Source: an optimization exercise on an open RTL-to-GDS flow (aim: small area, a short achievable clock period and few clock cycles per item). Production flows keep margins and buffers that such runs may drop.
At most, simulation tests tie the RTL to the original design; equivalence was not proved.
The series may have gaps, and a smaller design here may also do less where the tests do not look.
Only the layout flow was run in run 2; the RTL was not checked for function there.
Power is estimated from default activity; no workload was simulated.

`flow/design.v`:
```
module multserial(input wire CLK,
                  input wire RST,
                  input wire MST,
                  input wire MSGN,
                  input wire [31:0] SRCA,
                  input wire [31:0] SRCB,
                  output wire [63:0] PROD,
                  output wire PRODV);
    reg [2:0] state;  
    reg msgn;  
    reg [31:0] A, B;
    reg [63:0] P, T;  
    reg [63:0] temp_b;  
    reg prodv;
    assign PRODV = prodv;
    assign PROD = P;
    always @(posedge CLK) begin
        A <= SRCA;
        B <= SRCB;
        if(RST) begin  
            state <= 4;
            prodv <= 1'b0;
        end else begin
        case (state)
            0: begin  
                P <= 64'b0;
                prodv <= 1'b0;
                if(B < A)begin
                    temp_b[31:0] <= B;
                    T[31:0] <= A;
                    if(msgn) begin
                        temp_b[63:32] <= {32{B[31]}};
                        T[63:32] <= {32{A[31]}};
                    end else begin
                        temp_b[63:32] <= 32'b0;
                        T[63:32] <= 32'b0;
                    end
                end else begin
                    temp_b[31:0] <= A;
                    T[31:0] <= B;
                    if(msgn) begin
                        temp_b[63:32] <= {32{A[31]}};
                        T[63:32] <= {32{B[31]}};
                    end else begin
                        temp_b[63:32] <= 32'b0;
                        T[63:32] <= 32'b0;
                    end
                end
                state <= 1;
            end
            1: begin  
                if(temp_b[0] == 1'b1) begin
                    P <= P + T;
                end else begin  
                    P <= P;
                end
                if(temp_b == 0) begin  
                    state <= 2;
                end else begin  
                    temp_b <= temp_b>>1;  
                    T <= T<<1;  
                    state <= 1;
                end
            end
            2: begin  
                prodv <= 1'b1;
                state <= 3;
            end
            3: begin  
                if(MST) begin  
                    state <= 0;
                    msgn <= MSGN;
                    prodv <= 1'b0;
                end else begin
                    state <= 3;
                end
            end
            4: begin  
                temp_b <= 0;
                msgn <= 0;
                P <= 0;
                T <= 0;
                prodv <= 0;
                if(MST) begin
                    state <= 0;
                    msgn <= MSGN;
                end
                else begin
                    state <= 3;
                end
            end
            default: begin
                if(MST) begin  
                    state <= 0;
                    msgn <= MSGN;
                    prodv <= 1'b0;
                end else begin
                    state <= 3;
                end
            end
        endcase
        end
    end
endmodule
```
`flow/run.sh`:
```
#!/bin/bash
# synth_recipe.tcl (not shown) runs the flow's synth.tcl, then flattens the netlist and writes it again
# the make line also repeats each setting of config.mk as NAME=value (left out here)
make -C /OpenROAD-flow-scripts/flow DESIGN_CONFIG=/design/flow/config.mk WORK_HOME=/design/flow/orfs CLKGATE_MAP_FILE= SYNTH_SCRIPT=/design/flow/synth_recipe.tcl finish
```
`flow/config.mk`:
```
export PLATFORM = sky130hd
export DESIGN_NAME = multserial
export DESIGN_NICKNAME = multserial
export VERILOG_FILES = /design/flow/design.v
export SDC_FILE = /design/flow/constraint.sdc
export NUM_CORES = 4
export LEC_CHECK = 0
export CAP_MARGIN = 20
export CORE_MARGIN = 2
export CORE_UTILIZATION = 40
export PLACE_DENSITY = 0.6
export SLEW_MARGIN = 20
```
`flow/constraint.sdc`:
```
create_clock -name core_clock -period 5.0 [get_ports {CLK}]
set_input_delay 1.0000 -clock core_clock [delete_from_list [all_inputs] [get_ports {CLK}]]
set_output_delay 1.0000 -clock core_clock [all_outputs]
set_load 0.01 [all_outputs]
```
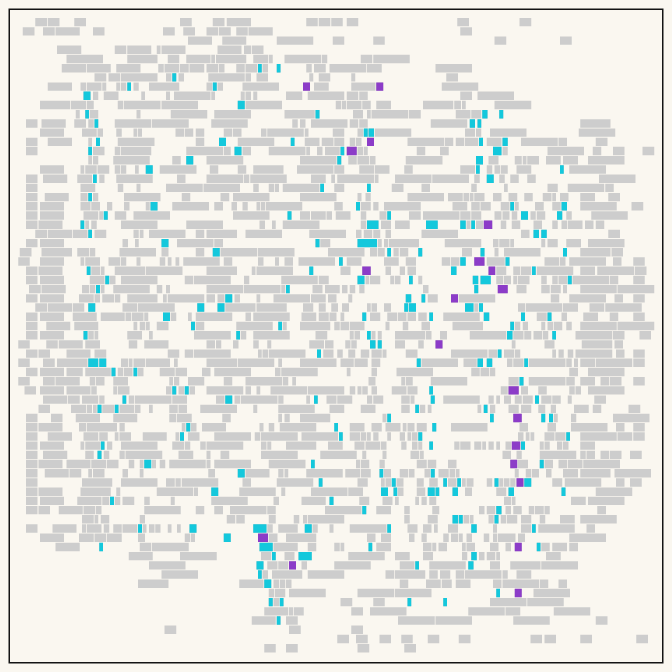
Run 1: logic cells by family
- and/or cells: purple (cells 20)
- nor cells: cyan (cells 194)

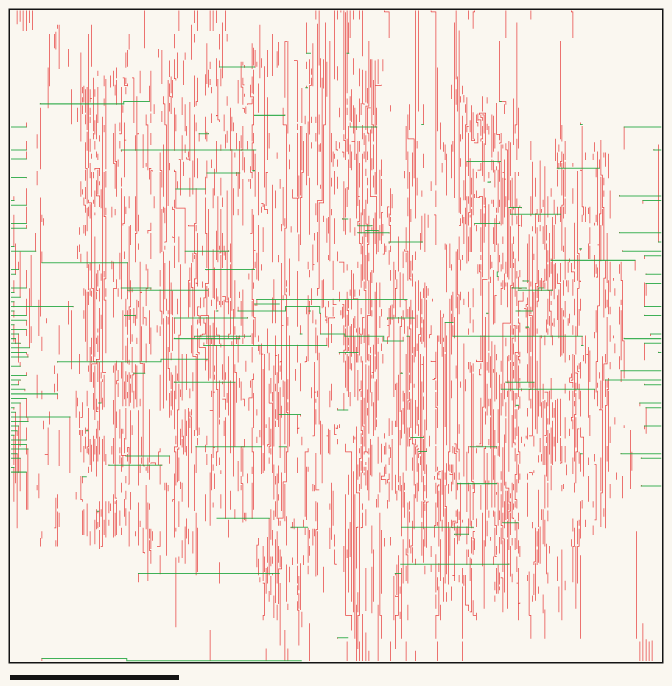
Run 1: signal wires by layer
The bar under the picture is 50 um long. Only two layers are drawn.
- M2: red (wire length 16900 um)
- M3: green (wire length 1350 um)

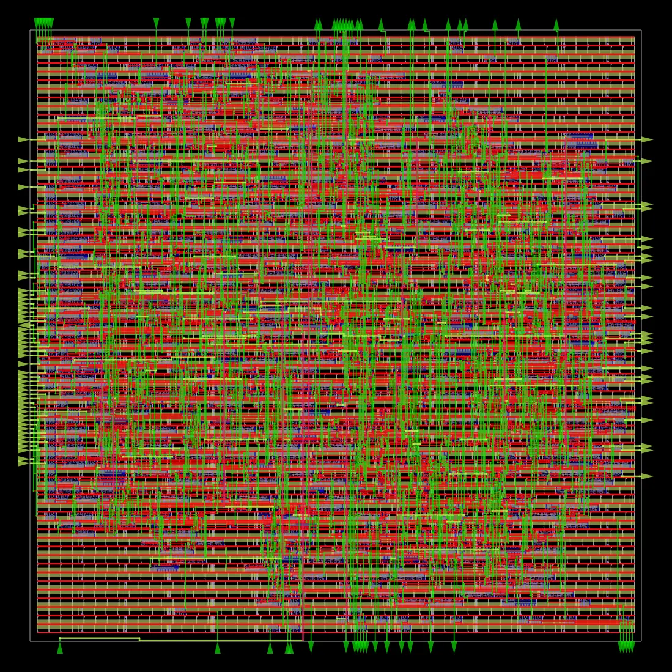
Run 1: routing view
routed wire length on met3: 1346 um
detail-routed net length per standard cell: 18.38 um
total number of vias: 10.59k
Total Wirelength: 36030 um

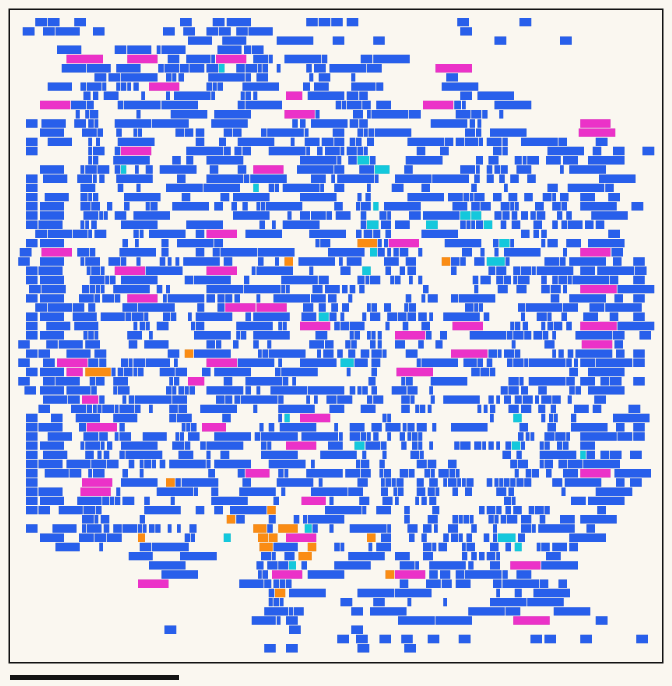
Run 1: drive-strength map
The bar under the picture is 50 um long.
- x3 and x4: orange (cells 19; share 1.3%)
- x6 and larger: magenta (cells 50; share 3.3%)
- x2: cyan (cells 27; share 1.8%)
- x1 and smaller: blue (cells 1403; share 94%)

==> flow_results.org, run 1 <==
** Status
- The run finished with no timing, DRC or antenna violations.

** Critical path
- For the worst setup path, the data required time is 5.30 ns.
- Crit. End Element :: flop
- Cells along the critical path :: inv_1 > ha_1 > nand4_1 > nor4_1 > nor4b_1 > a221o_4 > buf_4 > nor2_1 > a21oi_1 > o21ai_0
- Data arrival, critical path :: 3.90 ns
- CP peak stage delay :: 0.59 ns
- The critical path contains buffers and inverters numbering 2 combined.
- Category of the critical setup timing path :: reg -> reg
- In this run the worst path has a maximum fanout of 53.
- STA classifies the critical path startpoint as a flop.
- Family of cells with the greatest summed delay on the critical path :: simple AND/OR/NAND/NOR gates

** Detailed routing
- After detailed routing, the number of vias per cell comes to 5.403.
- After detailed routing, the number of remaining DRC violations is 0.
- The detailed router finished its first iteration with 766 violations.
- Detail Route Antenna Nets :: 0

** Synth
- edfxtp_1 takes more of the synthesized area than any other cell.
- Synth warnings :: 1
- The number of different library cells used by synthesis comes to 74.
- A synthesized cell averages around 10 sq um.
- Cells taking the most area after synthesis :: edfxtp_1 (41%), dfxtp_1 (9.6%), ha_1 (8.3%)
- The number of nets in the synthesized netlist is 1536.
- Register bit total from synthesis :: 261
- Of all flip-flops after synthesis, the portion carrying an async set or reset was 0%.
- Dominant register cell in the synthesized netlist :: edfxtp_1
- In this run the biggest area consumer among cell types represents 40.72% of the synthesized area.
- In this run, synthesis inferred 193 flip-flops with an integrated enable.

** Floorplan
- Initial core utilization :: ~40%
- Standard-cell row count :: 69
- Floorplan core area :: approximately 35000 sq um

** Global route
- The number of global-route vias before repair came to 10.72k.
- Total global routing track utilization :: 19.41%

** Layout
- Diodes inserted :: 0
- Proportion of layout cells with a drive suffix above 1 :: 6.404%
- For this run, the share of the core covered by cells in the final layout is 48.46%.
- Filler cells :: 3283

** Timing
- Static timing analysis puts the maximum clock frequency at 277.9 MHz.
- Fin. Hold Viols :: 0
- Unrepaired setup endpoints after global routing :: false
- Max Transition Viols Final :: 0
- Pin slew with the least headroom to its limit :: ~1.0 ns
- Slew headroom :: 31.66%

** Placement
- Detailed placement finished with a half-perimeter wire length of 27020 um.
- Total placed instance area :: 15890 sq um
- GPL Wtd Cong :: about 0.86

** Power
- Power spread over the standard cell area amounts to approximately 410 nW/um^2.

** Clocking
- The longest clock path from root to sink contains 3 buffers.
- Clock-pin slew on the worst setup and hold paths :: 0.06 ns
- Clock tree synthesis found a total of approximately 260 sinks.
- Clock tree from TritonCTS :: built
- In this run, post-CTS repair resized a total of 0 instances.
- The clock reaches the later pin of the worst-skew pair after roughly 0.59 ns.
Testbench counts for the RTL of run 1, summed over its fixed seeds: cycles 55,565, items 2,000.
-- run 1: worst paths after layout --
path / from / end / slack [ns] / depth (start not counted)
worst min register to register: prodv / prodv / 0.53 / 2
worst max-delay path: A[31] / T[6] / 1.40 / 10
worst min-delay path: prodv / prodv / 0.53 / 2
worst max register to register: A[31] / T[6] / 1.40 / 10
-- run 1: worst register-to-register path: cells and delay by family, from the launching register on --
family                   cells  cell delay, ns
buffers and inverters        2            0.65
AND/OR/NAND/NOR              4            1.03
AO/OA/AOI/OAI                3            0.99
adder cells (fa/ha/maj)      1            0.29
flip-flops                   1            0.35
-- run 1: sequential cells by signal, indices dropped and copies added (netlist names) --
register and flops:
P 64, T 64, temp_b 64, A 32, B 32, state 3, msgn 1, prodv 1
-- run 1: cells in the mapped netlist, types with 3 or more instances --
cell type  number
and2_1          6
nand3_1        10
clkbuf_1       39
buf_2          14
nor4_1         21
ha_1           94
and4_1          4
o211ai_1        3
clkbuf_8        6
nand2_1       120
o21ai_1         5
o21ai_0       102
a211oi_1        5
a31oi_1        11
xnor2_1        33
nor3_1         25
nand2b_1        7
inv_1          48
nor2b_1         9
o21a_1         12
a21oi_1       112
edfxtp_1      193
o31ai_1         3
mux2i_1        36
a41oi_1         5
a221oi_1        4
dfxtp_1        68
nor2_1        131
buf_4           8
a221o_1         3
a211o_1         5
nand4_1        36
o21bai_1       15
a21o_1        106
xor2_1         20
-- run 1: per-layer routing --
| layer | GRT usage [%] | up-vias | wire (um) |
|---|---|---|---|
| met5 | 0 | - | 0 |
| met4 | 5.666 | 0 | 1047 |
| met3 | 2.255 | 52 | 1346 |
| met2 | 32.69 | 223 | 16950 |
| met1 | 26.27 | 5033 | 16690 |
| li1 | - | 5281 | - |
-- run 1: cells in the final DEF (no fill, tap or decap), types with 5 or more instances in the layout --
cell,n
a31oi_1,11
nand2b_1,7
nor3_1,25
buf_4,9
xor2_1,20
nor2b_1,9
dfxtp_1,68
bufinv_16,7
o21bai_1,15
a21o_1,106
nand3_1,10
a211oi_1,5
nor4_1,21
nand4_1,36
inv_1,48
xnor2_1,33
edfxtp_1,193
nand2_1,120
ha_1,94
clkdlybuf4s50_1,132
o21a_1,12
clkbuf_16,35
clkinv_2,6
a211o_1,5
o21ai_1,5
nor2_1,127
o21ai_0,102
mux2i_1,36
a41oi_1,5
and2_1,5
a21oi_1,111
-- run 1: per-stage QoR --
stage,cells,hold WS (ns),power [uW],setup slack [ns]
global placement,1904,0.5165,4411,1.513
finish,1960,0.5294,6995,1.402
floorplan,1373,0.5211,3915,0.7216
global route,1960,0.5596,7343,1.049
detailed placement,1904,0.5201,4430,1.438
CTS,1960,0.5341,7055,1.395
-- run 1: kinds of logic (layout without fill, tap and decap cells) --
| family | after synthesis | after routing | share of synthesized area, % |
|---|---|---|---|
| XOR/XNOR | 53 | 53 | 3.261 |
| AND/OR/NAND/NOR | 390 | 390 | 12.72 |
| AO/OA/AOI/OAI | 416 | 416 | 18.57 |
| multiplexers | 36 | 36 | 2.532 |
| adder cells (fa/ha/maj) | 95 | 95 | 8.404 |
| flip-flops | 261 | 261 | 50.28 |
| buffers and inverters | 122 | 248 | 4.237 |
-- run 1: final cells by class --
class | instances | area [sq um] | share of cell area (%)
flip-flops and latches | 261 | 7157 | 41.83
multi-input cells | 990 | 6524 | 38.13
repair buffers | 144 | 1449 | 8.468
clock buffers | 39 | 930.9 | 5.441
well taps | 461 | 576.8 | 3.371
clock inverters | 17 | 292.8 | 1.711
inverters | 48 | 180.2 | 1.053
-- run 1: report_power, final --
group | leakage, uW | internal, uW | switching [uW] | total, uW
registers | 0.00245 | 2600 | 139 | 2740
logic | 0.00400 | 692 | 955 | 1650
clock network | 0.000603 | 1680 | 927 | 2600
## Run 2: large edit since run 1, in outline
flow/design.v: 104 -> 1250 lines; modules unchanged: 0
  multserial: edited, 104 -> 1250 lines
--- a/flow/config.mk
+++ b/flow/config.mk
@@ -6,4 +6,5 @@
 export NUM_CORES = 4
 export LEC_CHECK = 0
+export ABC_AREA = 1
 export CAP_MARGIN = 20
 export CORE_MARGIN = 2
==> flow_results.org, run 2 <==
** Synth
- Area share of the largest cell type after synthesis :: between 20 and 30%
- Synth warnings :: 1
- The synthesized design contains 127 enable-type register cells.
- Synthesis inferred 128 register bits.
- Of all cell types, the one taking the most synthesized area is fa_1.
- Dominant register cell in the synthesized netlist :: edfxtp_1
- Library cell with the highest instance count after synthesis :: inv_1
- After synthesis, the share of flip-flops with an asynchronous set or reset is 0%.
- Unique cell type count in the Yosys netlist :: 41

** Detailed routing
- DR DRC count :: 0
- Once detail routing completed, the nets flagged for antenna violations numbered 0.
- Summing over every cut layer, the via total after detailed routing is 29.31k.
- Summed over all layers, the routed wires come to about 120000 um.

** Power
- The design draws 29060 uW.
- The analysis attributes to net switching a power of around 15000 uW.
- Of the total power, combinational logic draws 84.1%.
- Portion of total power attributed to the clock network :: approximately 4.5%
- PD cells :: between 700 and 800 nW/um^2
- Registers are responsible for 11.3% of the overall power.

** Critical path
- The worst setup path is launched from a primary input.
- STA puts the critical path data arrival time at 5.13 ns.
- Crit. End Element :: flop
- Counting cells, the worst reg-to-reg path comes to 2.
- Data on the critical path is required at its endpoint by 5.18 ns.
- Category of the critical setup timing path :: in -> reg

** Layout
- The library cells used most frequently in the layout, excluding fill and tap cells, are inv_1 (836), nand2_1 (602), xor2_1 (532).
- Leaving out fill and tap cells, the most frequent cell in the layout is inv_1.
- At the end of the flow the core is filled with cells to 50.85%.
- The post-route netlist has between 20% and 30% of its cells at a drive strength greater than 1.

** Clocking
- Later-pin clock latency in the skew report :: 0.44 ns
- For this design, the sink count on the clock tree is 128.
- The longest clock path from root to sink contains 2 buffers.

** Timing
- Pin slew with the least headroom to its limit :: 0.8078 ns
- The number of failing hold endpoints at the final stage is 0.
- Derived from the worst setup path, the maximum achievable clock frequency is between 200 and 250 MHz.
- Measured against its own limit, the worst slew margin works out to 46.15%.
- Setup repair after global routing could not meet its margin everywhere.
- The max-slew violation total from the final report was 0.

** Placement
- The congestion estimate from routability-driven global placement came to 1.011.

** Hold path
- Hold path depth :: 2
- The path with the worst hold slack has its endpoint at prodv.
- The worst hold path begins at prodv.

** Global route
- The number of global-route vias before repair came to 29.40k.

** Status
- Result of the run :: timing/DRC/antenna clean
run 2: worst max-delay path by stage:
stage                        start      end  slack (ns)  depth (start not counted)
after CTS                 SRCB[21]  s_q[40]      -0.007                         18
after global placement     SRCB[5]  c_q[32]       -0.76                         17
after detailed placement   SRCB[5]  c_q[32]       -0.84                         17
final                     SRCA[26]  c_q[30]        0.05                         15
after floorplan           SRCB[13]  c_q[35]       -0.02                         16
after global routing      SRCA[26]  c_q[30]       -0.06                         15
run 2: timing repair:
action,in CTS,in global routing
endpoints found under the setup margin,59,59
gates cloned,8,6
pin swaps,94,96
buffers inserted,24,43
resized for setup,177,207
run 2: power by group through the flow:
stage          combinational (uW)  sequential (uW)  clock, uW
2_1_floorplan               14100             3140          0
4_1_cts                     23900             3280       1340
3_3_place_gp                22800             3290          0
3_5_place_dp                23300             3290          0
6_report                    24500             3290       1320
5_1_grt                     27300             3330       1380
run 2: cell families after synthesis:
group | Yosys count | share of synthesized area [%]
and+or+nand+nor | 908 | 11.85
DFF | 128 | 12.02
buffers and inverters | 1165 | 14.55
adders and majority gates | 584 | 33.94
xor gates and xnor gates | 560 | 15.40
AOI/OAI and AO/OA | 631 | 12.24
run 2: per-layer routing:
metal | up-vias | wire [um] | global-route usage, %
met2 | 1661 | 54240 | 45.86
met1 | 14192 | 49440 | 39.92
met3 | 326 | 12760 | 5.644
met4 | 4 | 5777 | 12.32
li1 | 13128 | - | -
met5 | - | 42 | 0
run 2: through the flow:
stage | area [sq um] | setup TNS [ns] | std cells | hold WS (ns) | worst slack (ns)
final | 40170 | 0 | 5411 | 0.4764 | 0.04710
after detailed placement | 37330 | -46.79 | 5300 | 0.4634 | -0.8369
after floorplan | 32300 | -0.06575 | 3976 | 0.5028 | -0.01768
after CTS | 38880 | -0.01384 | 5362 | 0.4791 | -0.007474
after global placement | 37330 | -43.72 | 5300 | 0.4528 | -0.7621
after global routing | 40170 | -0.2215 | 5410 | 0.5401 | -0.05616
run 2: cell type report:
type / count / area, sq um
diodes: 1 / 2.502
fillers: 7462 / 38830
flip-flops and latches: 128 / 3834
clock inverters: 14 / 181.4
multi-input cells: 2686 / 24850
clock buffers: 17 / 425.4
well taps: 1050 / 1314
inverters: 900 / 3402
repair buffers: 615 / 6161
run 2: worst max-delay path, stage by stage:
cell             delay (ns)
clkdlybuf4s50_1        0.45
inv_1                  0.06
buf_12                 0.15
buf_6                  0.14
o22ai_2                0.13
xor2_1                 0.24
fa_1                   0.47
fa_1                   0.57
inv_2                  0.04
fa_1                   0.53
fa_2                   0.21
inv_1                  0.05
fa_1                   0.52
inv_1                  0.05
fa_1                   0.47
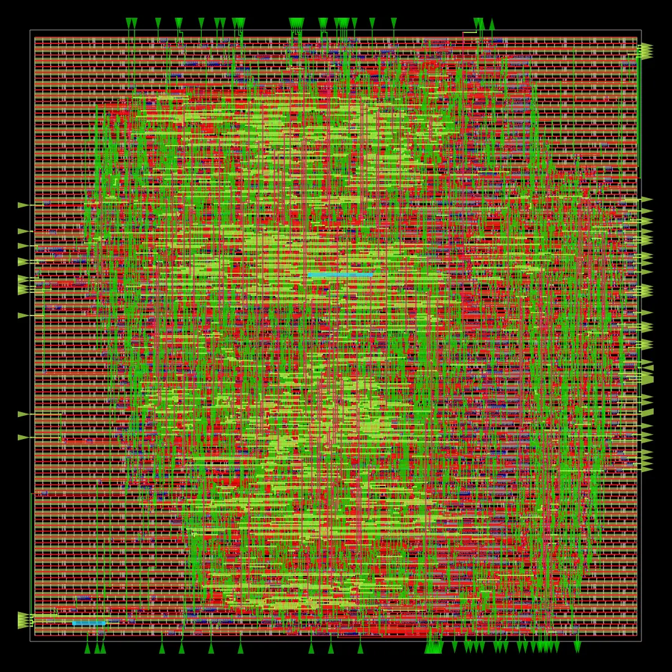
Run 2: routing view
detail-routed net length per standard cell: 22.59 um
met2 routed wirelength: 54240 um
top metal layer carrying routed signals: met5
routed wire length on met3: 12760 um

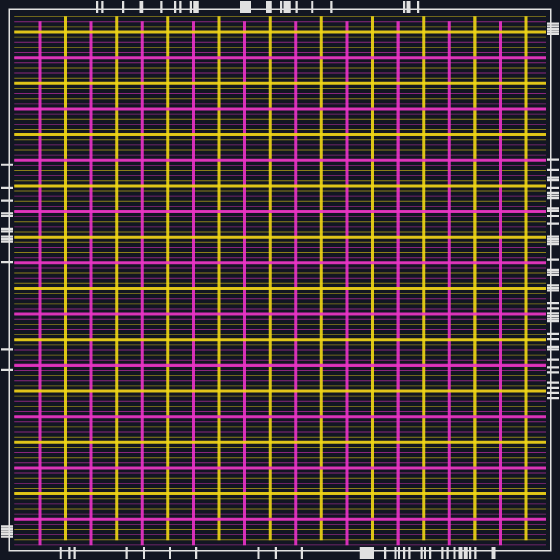
Run 2: supply network
Pins as bars on the die edge.
- VDD: yellow
- VSS: magenta
- met1 rails: 104
- met4 straps: 20
- signal pins: 133
- met5 straps: 20
- rows: 103

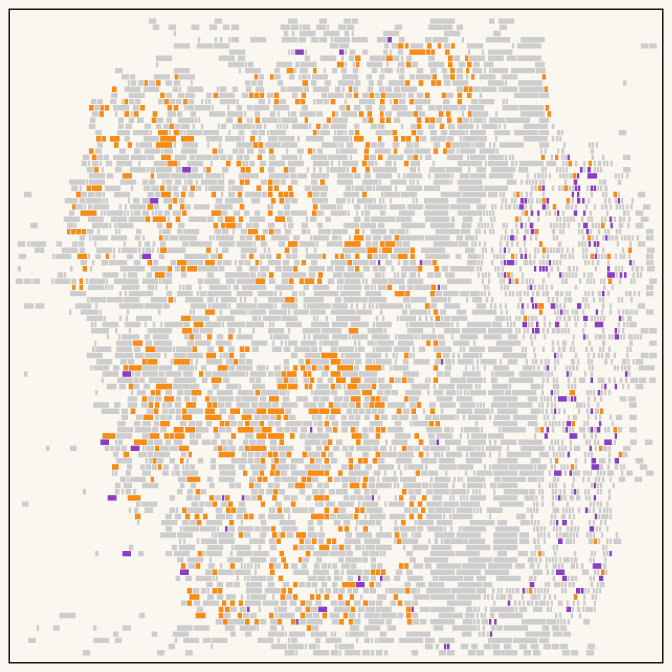
Run 2: logic cells by family
- nor cells: purple (cells 165)
- aoi and oai cells: orange (cells 631)

==> re-timing with driven ports <==
The results above use ideal ports. As a check the final layouts listed here were re-extracted and re-timed, cells and wires unchanged.
Step 1, drivers: a clkbuf_16 drives CLK and a buf_2 each remaining input, both assumed.
Step 2 moves the port delays by t, midway between the first and last clock arrival at a register: inputs arrive t later, outputs are due t later. That takes back most of the time a late clock gives input paths.
Three values: ideal, step 1, step 2; two values: the first two.
| run | t (ns) | slack for setup (ns) | clock arrival spread, ns | cell pins on the clock port's net |
|---|---|---|---|---|
| run 1 | 0.619 | 1.402 / 1.402 / 1.402 | 0.037 / 0.037 | 1 |
| run 2 | 0.500 | 0.047 / 0.084 / -0.417 | 0.017 / 0.017 | 1 |
With both steps, setup timing fails in run 2, where it was met with ideal ports. For run 2, which loses most, drivers alone change the setup slack by +0.037 ns; drivers and shift together by -0.464 ns.
